This design comes from an exercise in tuning for small area, a short achievable clock period and few clock cycles per item on the open sky130 flow, not from production work.
Only simulation tests tie the RTL to the original design; equivalence was not proved.
No activity file was given, so power comes from the tool's default toggle rates.

## run.sh

```bash
#!/bin/bash
# synth_recipe.tcl (not shown) runs the flow's synth.tcl, then flattens the netlist and writes it again
# the make line also repeats each setting of config.mk as NAME=value (left out here)
make -C /OpenROAD-flow-scripts/flow DESIGN_CONFIG=/design/flow/config.mk WORK_HOME=/design/flow/orfs CLKGATE_MAP_FILE= SYNTH_SCRIPT=/design/flow/synth_recipe.tcl finish
```

## config.mk

```make
export PLATFORM = sky130hd
export DESIGN_NAME = encrypter_reg
export DESIGN_NICKNAME = encrypter_reg
export VERILOG_FILES = /design/flow/design.v
export SDC_FILE = /design/flow/constraint.sdc
export NUM_CORES = 4
export LEC_CHECK = 0
export CAP_MARGIN = 20
export CORE_MARGIN = 2
export CORE_UTILIZATION = 40
export SLEW_MARGIN = 20
```

## constraint.sdc

```tcl
create_clock -name core_clock -period 10.0 [get_ports {clk}]
set_input_delay 2.0000 -clock core_clock [delete_from_list [all_inputs] [get_ports {clk}]]
set_output_delay 2.0000 -clock core_clock [all_outputs]
set_load 0.01 [all_outputs]
```

## design.v

```verilog
`timescale 1ns / 1ps
module mux(
    input status,
    output out
    );
    assign out = status ? 1'b0 : 1'b1;
endmodule
`timescale 1ns / 1ps
module key_circular_shift(
    input wire [0:63] key_in,
    input clk,
    input rst,
    input set,
    output reg status,
    output reg [0:63] key_out
    );
        always @(posedge clk) begin 
        if (rst) begin key_out <= 0; status <= 1'b0; end else begin
            if (set) begin 
                status <= 0;
                key_out <= 0;
            end
            if (~set && ~status) begin
                key_out[0:31] <= (key_in[0:31] << 2) | (key_in[0:31] >> 62);
                key_out[32:63] <= (key_in[32:63] << 2) | (key_in[32:63] >> 62);   
                status <= 1;   
            end  
        end
        end
endmodule
`timescale 1ns / 1ps
module permute_map(
    input wire [0:63] data_in,
    input clk,
    input rst,
    input set,
    output reg status,
    output reg [0:63] data_out
    );
    localparam [0:511] map = {8'd43,8'd25,8'd19,8'd29,8'd53,8'd36,8'd58,8'd51,
                         8'd41,8'd34,8'd60,8'd3,8'd6,8'd32,8'd57,8'd61,
                         8'd48,8'd52,8'd18,8'd38,8'd45,8'd14,8'd31,8'd55,
                         8'd16,8'd9,8'd0,8'd44,8'd49,8'd42,8'd54,8'd30,
                         8'd23,8'd20,8'd4,8'd12,8'd21,8'd37,8'd59,8'd40,
                         8'd35,8'd2,8'd27,8'd17,8'd11,8'd50,8'd62,8'd56,
                         8'd47,8'd13,8'd7,8'd1,8'd22,8'd26,8'd33,8'd10,
                         8'd5,8'd28,8'd15,8'd46,8'd63,8'd8,8'd39,8'd24
                         };
        integer i;
        always @(posedge clk) begin
        if (rst) begin status <= 0; data_out <= 0; end else begin
            if (set) begin 
                status <= 1'b0;
                data_out <= 0; 
            end
            if (~set && ~status) begin
                for(i = 0; i < 64; i = i + 1) begin
                    data_out[i] <= data_in[map[8*i +: 8]];
                end
                status <= 1;
            end
        end
        end
endmodule
`timescale 1ns / 1ps
module initial_permutation(
    input wire [0:63] data_in,
    input clk,
    input rst,
    input set,
    output reg [0:63] data_out,
    output reg status
    );
    localparam [0:63] map = {8'd58,8'd60,8'd62,8'd64,8'd57,8'd59,8'd61,8'd63};
    integer i;
    integer k;
    always @(posedge clk) begin
        if (rst) begin data_out <= 0; status <= 1'b0; end else begin
        if (set) begin 
            status <= 1'b0; data_out <= 0;
        end
        if (~set && ~status) begin
            for (i = 0; i < 8; i = i + 1) begin
                for (k = 0; k < 8; k = k + 1) begin
                    data_out[8*i + k] <= data_in[(map[8*i +: 8] - 8*k) - 1];
                end 
            end
            status <= 1'b1;
            end    
    end
        end
endmodule
`timescale 1ns / 1ps
module shift_encoding (
    input  wire [0:63] data_in,    
    input  wire [0:63] key,        
    input  wire clk,
    input  wire rst,
    input  wire set,
    output reg status,
    output reg [0:63] data_out     
);
    integer i;
    reg [2:0] start;
    reg [2:0] idx;
    localparam PRIME = 7;
    always @(*) begin
        start = 3'd0;
        for (i = 0; i < 8; i = i + 1) begin
            start = start + key[i*8 +: 8];
        end
    end
    always @(posedge clk) begin
        if (rst) begin data_out <= 64'd0; status <= 1'b0; end else begin
        if (set) begin
            data_out <= 64'd0;
            status  <= 1'b0;
        end else if (~status) begin
            for (i = 0; i < 8; i = i + 1) begin
                idx = (start + i*PRIME) % 8;
                data_out[idx*8 +: 8] <= data_in[i*8 +: 8];
            end
            status <= 1'b1;
        end
        end
    end
endmodule
`timescale 1ns / 1ps
module xor_encoding(
        input [0:63] data_in,
        input [0:63] final_key,
        output [0:63] data_out
    );
    assign data_out[0:7] = data_in[0:7] ^ final_key[0:7];
    assign data_out[8:15] = data_in[8:15] ^ final_key[8:15];
    assign data_out[16:23] = data_in[16:23] ^ final_key[16:23];
    assign data_out[24:31] = data_in[24:31] ^ final_key[24:31];
    assign data_out[32:39] = data_in[32:39] ^ final_key[32:39];
    assign data_out[40:47] = data_in[40:47] ^ final_key[40:47];
    assign data_out[48:55] = data_in[48:55] ^ final_key[48:55];
    assign data_out[56:63] = data_in[56:63] ^ final_key[56:63];
endmodule
`timescale 1ns / 1ps
module Encrypter(
    input [0:63] data_in,
    input [0:63] key_in,
    input clk,
    input rst,
    input set,
    output status,
    output [0:63] key_out,
    output [0:63] data_out
    );
    wire [0:63] round_key_0;
    wire [0:63] round_key_1;
    wire [0:63] round_key_2;
    wire [0:63] cipher_0;
    wire [0:63] cipher_1;
    wire [0:63] cipher_2;
    wire [0:63] cipher_3;
    wire [0:63] cipher_4;
    wire status_0;
    wire status_1;
    wire status_2;
    wire status_3;
    wire status_4;
    wire next_state_0;
    wire next_state_1;
    wire next_state_2;
    wire next_state_3;
    wire next_state_4;
    key_circular_shift layer_0_key( .key_in(key_in), .clk(clk), .rst(rst), .set(set), .status(status_0), .key_out(round_key_0) );
    mux mux_0( .status(status_0), .out(next_state_0) );
    permute_map layer_1_key( .data_in(round_key_0), .data_out(round_key_1), .clk(clk), .rst(rst), .set(next_state_0), .status(status_1) );
    mux mux_1( .status(status_1), .out(next_state_1) );
    initial_permutation layer_2_key( .data_in(round_key_1), .set(next_state_1), .status(status_2), .data_out(round_key_2), .clk(clk), .rst(rst) );
    mux mux_2( .status(status_2), .out(next_state_2) ); 
    assign key_out = round_key_2;
    shift_encoding layer_0_data( .data_in(data_in), .clk(clk), .rst(rst), .set(next_state_2), .status(status_3), .key(round_key_2), .data_out(cipher_1) );
    mux mux_3( .status(status_3), .out(next_state_3) );
    initial_permutation layer_1_data( .data_in(cipher_1), .set(next_state_3), .status(status_4), .clk(clk), .rst(rst), .data_out(cipher_2) );
    xor_encoding layer_2_data( .data_in(cipher_2), .final_key(round_key_2), .data_out(cipher_3) );
    mux mux_4( .status(status_4), .out(next_state_4) );
    permute_map layer_3_data( .data_in(cipher_3), .set(next_state_4), .clk(clk), .rst(rst), .status(status), .data_out(data_out));
endmodule
`timescale 1ns / 1ps
module encrypter_reg(
    input  [0:7] byte_write,    
    input  [5:0] addr,          
    input        clk,           
    input        rst,           
    input        we,            
    input        re,            
    output reg [0:7] byte_read  
);
    localparam cmd_reg     = 0;   
    localparam set         = 0;   
    localparam status      = 4;   
    localparam data_byte_0 = 1;
    localparam data_byte_1 = 2;
    localparam data_byte_2 = 3;
    localparam data_byte_3 = 4;
    localparam data_byte_4 = 5;
    localparam data_byte_5 = 6;
    localparam data_byte_6 = 7;
    localparam data_byte_7 = 8;
    localparam read_byte_0 = 9;
    localparam read_byte_1 = 10;
    localparam read_byte_2 = 11;
    localparam read_byte_3 = 12;
    localparam read_byte_4 = 13;
    localparam read_byte_5 = 14;
    localparam read_byte_6 = 15;
    localparam read_byte_7 = 16;
    localparam round_key_0 = 17;
    localparam round_key_1 = 18;
    localparam round_key_2 = 19;
    localparam round_key_3 = 20;
    localparam round_key_4 = 21;
    localparam round_key_5 = 22;
    localparam round_key_6 = 23;
    localparam round_key_7 = 24;
    reg [0:7]  mem_map [0:24];   
    reg [0:63] final_data;       
    reg [0:63] final_key;        
    wire [0:7] cmd_word = mem_map[cmd_reg];  
    wire state;                  
    wire [0:63] key_out;         
    wire [0:63] data_out;        
    Encrypter Block (
        .data_in(final_data),
        .key_in(final_key),
        .clk(clk),
        .rst(rst),
        .set(cmd_word[set]),
        .status(state),
        .key_out(key_out),
        .data_out(data_out)
    );
    integer i;
    always @(posedge clk) begin
      if (rst) begin
        for (i = 0; i < 25; i = i + 1) begin
            mem_map[i] <= 0;
        end
        byte_read  <= 0;
        final_data <= 0;
        final_key  <= 0;
      end else begin
        if (state && ~we) begin
            mem_map[read_byte_0] <= data_out[0:7];
            mem_map[read_byte_1] <= data_out[8:15];
            mem_map[read_byte_2] <= data_out[16:23];
            mem_map[read_byte_3] <= data_out[24:31];
            mem_map[read_byte_4] <= data_out[32:39];
            mem_map[read_byte_5] <= data_out[40:47];
            mem_map[read_byte_6] <= data_out[48:55];
            mem_map[read_byte_7] <= data_out[56:63];
            mem_map[round_key_0] <= key_out[0:7];
            mem_map[round_key_1] <= key_out[8:15];
            mem_map[round_key_2] <= key_out[16:23];
            mem_map[round_key_3] <= key_out[24:31];
            mem_map[round_key_4] <= key_out[32:39];
            mem_map[round_key_5] <= key_out[40:47];
            mem_map[round_key_6] <= key_out[48:55];
            mem_map[round_key_7] <= key_out[56:63];
            mem_map[cmd_reg] <= {cmd_word[0:status-1], state, cmd_word[status+1:7]};
        end
        if (re) begin
            byte_read <= mem_map[addr];
        end
        if (we) begin
            mem_map[addr] <= byte_write;
        end
        if (cmd_word[set]) begin
            final_data[0:7]   <= mem_map[data_byte_0];
            final_data[8:15]  <= mem_map[data_byte_1];
            final_data[16:23] <= mem_map[data_byte_2];
            final_data[24:31] <= mem_map[data_byte_3];
            final_data[32:39] <= mem_map[data_byte_4];
            final_data[40:47] <= mem_map[data_byte_5];
            final_data[48:55] <= mem_map[data_byte_6];
            final_data[56:63] <= mem_map[data_byte_7];
            final_key[0:7]    <= mem_map[round_key_0];
            final_key[8:15]   <= mem_map[round_key_1];
            final_key[16:23]  <= mem_map[round_key_2];
            final_key[24:31]  <= mem_map[round_key_3];
            final_key[32:39]  <= mem_map[round_key_4];
            final_key[40:47]  <= mem_map[round_key_5];
            final_key[48:55]  <= mem_map[round_key_6];
            final_key[56:63]  <= mem_map[round_key_7];
        end
    end
      end
endmodule
```

**A small window of the routed layout**

Region (131, 131) to (181, 181) um. Cells in grey, sequential cells in the stronger grey; small squares are vias.
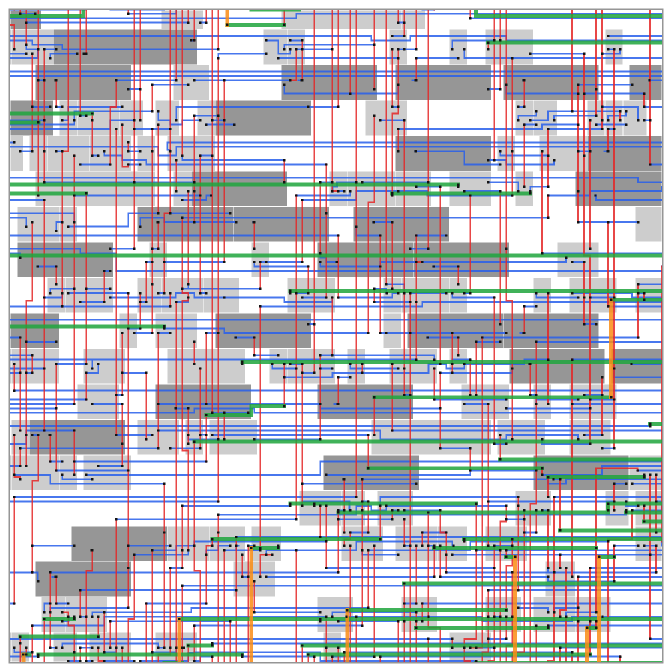
Key: blue = M1; red = M2; green = M3; orange = M4
Most frequent: nor2_1 (29), dfxtp_1 (28), mux2i_1 (17). Netlist names of flops here include Block.layer_1_data.data_out (14), Block.layer_3_data.data_out (7), Block.layer_0_data.data_out (6). 138 logic cells have their middle in the window. Sequential cells in the window: 29.

**Nets reached from selected ports**

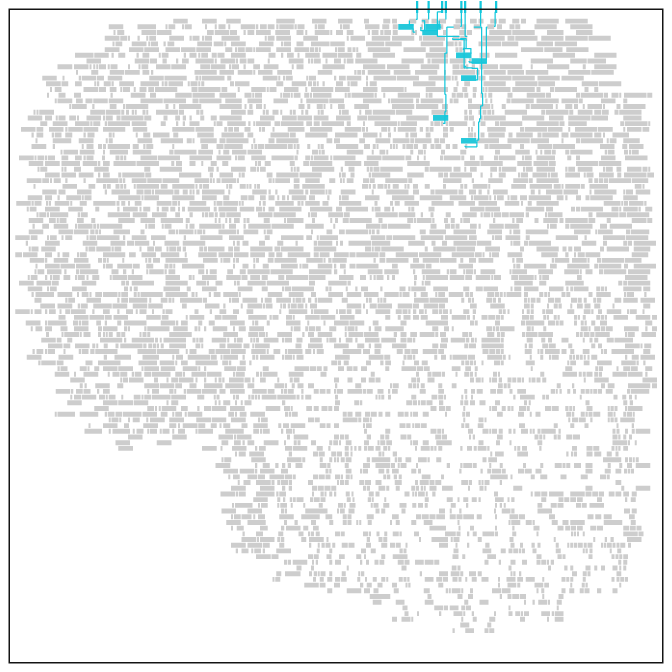
Key: cyan = byte_read [direction output, end cells 8, buffers 8, wire 299 um]
port buffer count: 24
I/O pin count: 26

**Clock tree after CTS**

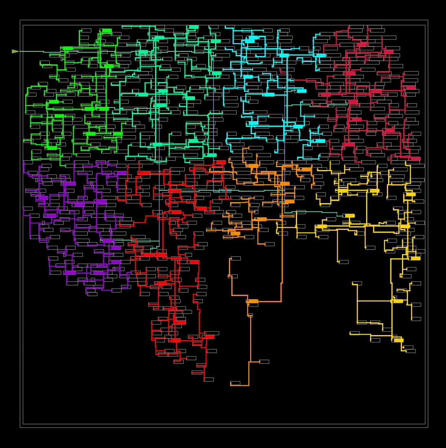
clock root cell: clkbuf_16
number of flip-flops and latches: 766
CTS H-tree depth: 3

**Pin map**

Bar = 100 um. Pins as bars across the die edge, other pins in grey.
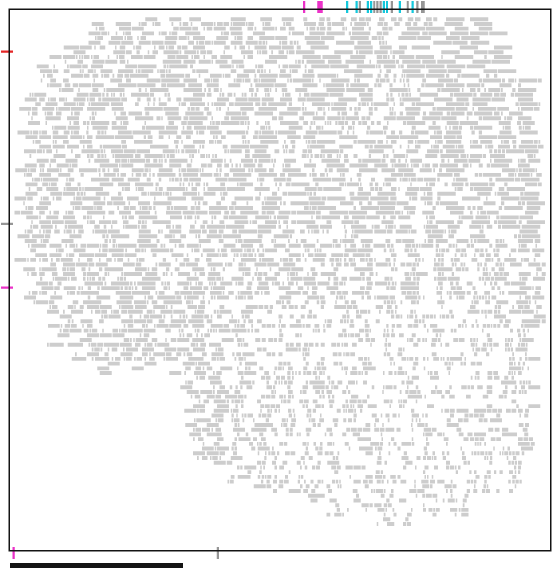
Key: cyan = byte_read [pins 8, direction output, edge north]; magenta = addr [pins 6, direction input, edge 4 north, 1 west, 1 south]; red = clk [pins 1, direction input, edge west]
All pins by edge: 21 north, 3 west, 2 south.
die height: 311 um
Chip Width: 311 um

==> impl_metrics.tcl <==
set metrics [dict create \
    synth-simple-area-share_pct 14.5 \
    regToRegStartpoint "Block.layer_2_key.data_out[62]" \
    initial_core_util_pct 40.4 \
    hold_start "Block.layer_0_key.key_out[24]" \
    slowest_delay_ns 0.91 \
    synth_area_um2 37800 \
    viasPerCell 6.32 \
    arrival_ns 8.62 \
    num_vias 31758 \
    syn_to_final_growth_pct 11.0 \
    grt.total_usage_pct 30.6 \
    synth_compound_area_share_pct 16.5 \
    cp_slowest_cell "nor2_1" \
    ys_seq_area_share_pct 47.4 \
    post-route-drc-count 0 \
    cts_setup_buffers 0 \
    wirelength_um 153000 \
    pre_cts_ws_ns 2.28 \
    fin_skew_ns 0.0289 \
    syn_nets 3888 \
    power_density_nw_per_um2 167 \
    crit_path_cell_trace "inv_1 -> fa_1 -> inv_1 -> fa_1 -> fa_1 -> fa_1 -> ha_1 -> xor2_1 -> xnor2_1 -> xnor2_2 -> xor2_4 -> buf_4 -> ha_1 -> inv_1 -> ha_1 -> nor2_1 -> and2_1 -> a22o_1 -> nand2_1 -> a31oi_1 -> o31ai_1 -> a21oi_1" \
    ant_nets 0 \
    path_delay_family "adder cells" \
    grt_pass1_wl_um 216000 \
    critPathKind "reg2reg" \
    finalPower_mw 7.00 \
    tightest_slew_ns 1.26 \
    synth_top_family_by_area "compound AO/OA/AOI/OAI gates" \
    synthMuxAreaShare_pct 14.0 \
    clkLatencyLatePin_ns 0.66 \
    finalMaxSlewViolations 0 \
    critPathMostFrequentCell "fa_1" \
    rows 112 \
    ys.flop_type "dfxtp_1" \
    finalSetupTns_ns 0 \
    stdcell_area_um2 41900 \
    cts_hold_buf 0 \
    antenna_found_initial 11 \
    crit_fanout 59 \
    largest_reg_flops 256 \
    cts_made_buffers 83 \
    max_freq_ghz 0.124 \
    dr.first_iter.drc_count 4585 \
    synthTopCellsByArea "dfxtp_1, edfxtp_1, mux2i_1, nor2_1, mux4_2" \
    ys_types 82 \
    worst-path-buf-inv 4 \
    syn_area_per_cell_um2 9.87 \
    fin_cells 5024 \
    mostFrequentLayoutCell "nor2_1" \
    yosysWarnings 5 \
    leakagePower_nw 14.5 \
    cp-end-kind "flip-flop" \
    grt_pass1_vias 29365 \
    top_register "mem_map" \
    synth-xor-area-share_pct 1.87 \
    first_pass_iters 13 \
    synth-seq-cells 766 \
    start_kind "flip-flop" \
    min_period_ns 8.08 \
    synth_edf_count 256 \
    hold_class "reg2reg" \
    nNetsFinal 3756 \
    utilization_pct 44.9 \
    routedWlPerCell_um 30.4 \
    seq_area_um2 17900 \
    clock_sinks 766 \
    async_reset_ff_share_pct 0 \
    clk_pin_slew_worst_paths_ns 0.06 \
    fin_ws_ns 1.92 \
    synth_cells 3826 \
    drive_gt1_share_pct 9.80 \
    dp.cells 4863 \
    grt_overflow 0 \
    cts_tree "built" \
    max_slew_margin_pct 15.4 \
    cts_buffer_depth 3 \
    hold_depth 2 \
    hold_end "Block.layer_1_key.data_out[63]" \
    grt_max_degree 79 \
    setup_viol 0 \
    synth_area_leader_cell "dfxtp_1" \
    final_cell_mix "nor2_1, dfxtp_1, mux2i_1, edfxtp_1, nand2_1" \
    core-area_um2 93500 \
    gp_congestion 1.04 \
    synth_top_area_share_pct 27.0 \
    worst_hold_slack_ns 0.476 \
    regToRegEndpoint "Block.layer_0_data.data_out[5]" \
    vdd_ir_drop_max_uv 108 \
    r2r_setup_slack_ns 1.92 \
    rsz0062_at_grt "no" \
    max-cap-violations 0 \
    place_hpwl_um 102000 \
    multi_input_area_um2 18500 \
    cts_resized 0 \
    cp.required_ns 10.54 \
    dieArea_um2 96900 \
    fill_cells 8834 \
    final.period_utilization_pct 80.8 \
    finalHoldViolCount 0 \
    status "no timing/DRC/antenna violations" \
    placed_cell_area_um2 39100 \
    synthAdderAreaFrac_pct 1.64 \
    r2r_cells 22 \
]
Testbench counts, summed over its fixed seeds: cycles 8,064, items 192.
-- Yosys cell counts, types with 7 or more instances --
cell type  count
a21oi_1      158
o21ai_1       11
a221o_1       23
dfxtp_1      510
o2111ai_1      7
inv_1         56
clkbuf_1     249
o22ai_1       22
a31oi_1       41
nand2b_1      69
mux2i_1      377
o211ai_1      18
o32ai_1        9
a221oi_1      60
a222oi_1      37
o21ai_0      173
and2_1        86
buf_2         25
edfxtp_1     256
o31ai_1       35
or2_2         12
nand4b_1      10
nand3_1       31
nor4_1        10
xnor2_1       67
a22oi_1       72
nand2_1      243
ha_1          35
a21o_1        15
buf_1         60
nor2_1       604
nand4_1       36
nor3_1        30
a31o_1        12
a211oi_1      13
a22o_1       139
and3_1        46
fa_1           9
mux4_2        67
-- worst max path at each step --
stage                                   start                               to  slack, ns  cells after the start
5_1_grt        Block.layer_2_key.data_out[62]   Block.layer_0_data.data_out[5]       1.76                     20
3_5_place_dp   Block.layer_2_key.data_out[62]   Block.layer_0_data.data_out[6]       2.28                     22
3_3_place_gp   Block.layer_2_key.data_out[62]   Block.layer_0_data.data_out[9]       2.30                     20
4_1_cts        Block.layer_2_key.data_out[62]   Block.layer_0_data.data_out[5]       2.24                     22
2_1_floorplan  Block.layer_2_key.data_out[62]  Block.layer_0_data.data_out[42]       3.35                     24
6_report       Block.layer_2_key.data_out[62]   Block.layer_0_data.data_out[5]       1.92                     22
-- area by class of cell --
type                       instances  area share [%]
antenna                            6          0.0358
clock buffer                     113            5.61
clock inverter                    42           0.979
inverter                          62           0.555
multi-input combinational       2660            44.0
sequential                       766            42.7
tap                             1254            3.74
timing repair buffer             121            2.30
-- metal layers --
layer / GRT usage (%) / wire, um / share of wire (%)
met1: 41.0 / 61900 / 41
met2: 44.8 / 64900 / 43
met3: 8.37 / 16200 / 11
met4: 16.3 / 9640 / 6.3
met5: 0 / 34 / 0.022
-- cell families (layout without fill, tap and decap cells) --
group | count (synthesis) | in the layout
compound gates | 886 | 886
other cells | 0 | 6
xor+xnor | 75 | 75
simple gates | 1210 | 1210
buf+inv | 400 | 338
fa+ha+maj | 44 | 44
flops | 766 | 766
mux | 445 | 445
-- report_power, final --
part	switching [mW]	leakage (nW)	internal, mW
clock	1.32	1.36	1.81
sequential	0.110	6.63	3.29
combinational	0.311	6.52	0.158
total	1.75	14.5	5.26

==> separate check: timing with driven ports <==
The flow's constraints put no driver on any port. The routed layout listed below was extracted and timed again, unchanged, in two steps.
Step 1: set_driving_cell puts a clkbuf_16 on clk and a buf_2 on each other input, an assumption about the parent block.
Step 2 times the ports against the registers' clock, not the clock port: input delays grow and output delays shrink by t, the midpoint of the rising clock arrivals with the driver on.
Three values: ideal ports, drivers, drivers and shift; two values: the first two.
shift t [ns]: 0.712
setup WS [ns]: 1.923 / 1.923 / 1.923
clock arrival spread, ns: 0.029 / 0.029
slew at the worst register clock pin (ns): 0.07 / 0.07
worst slew at a driven data input, ns: 0.07
After both steps this run still meets setup and hold. For this run, drivers alone change the setup slack by 0.000 ns; drivers and shift together by 0.000 ns.
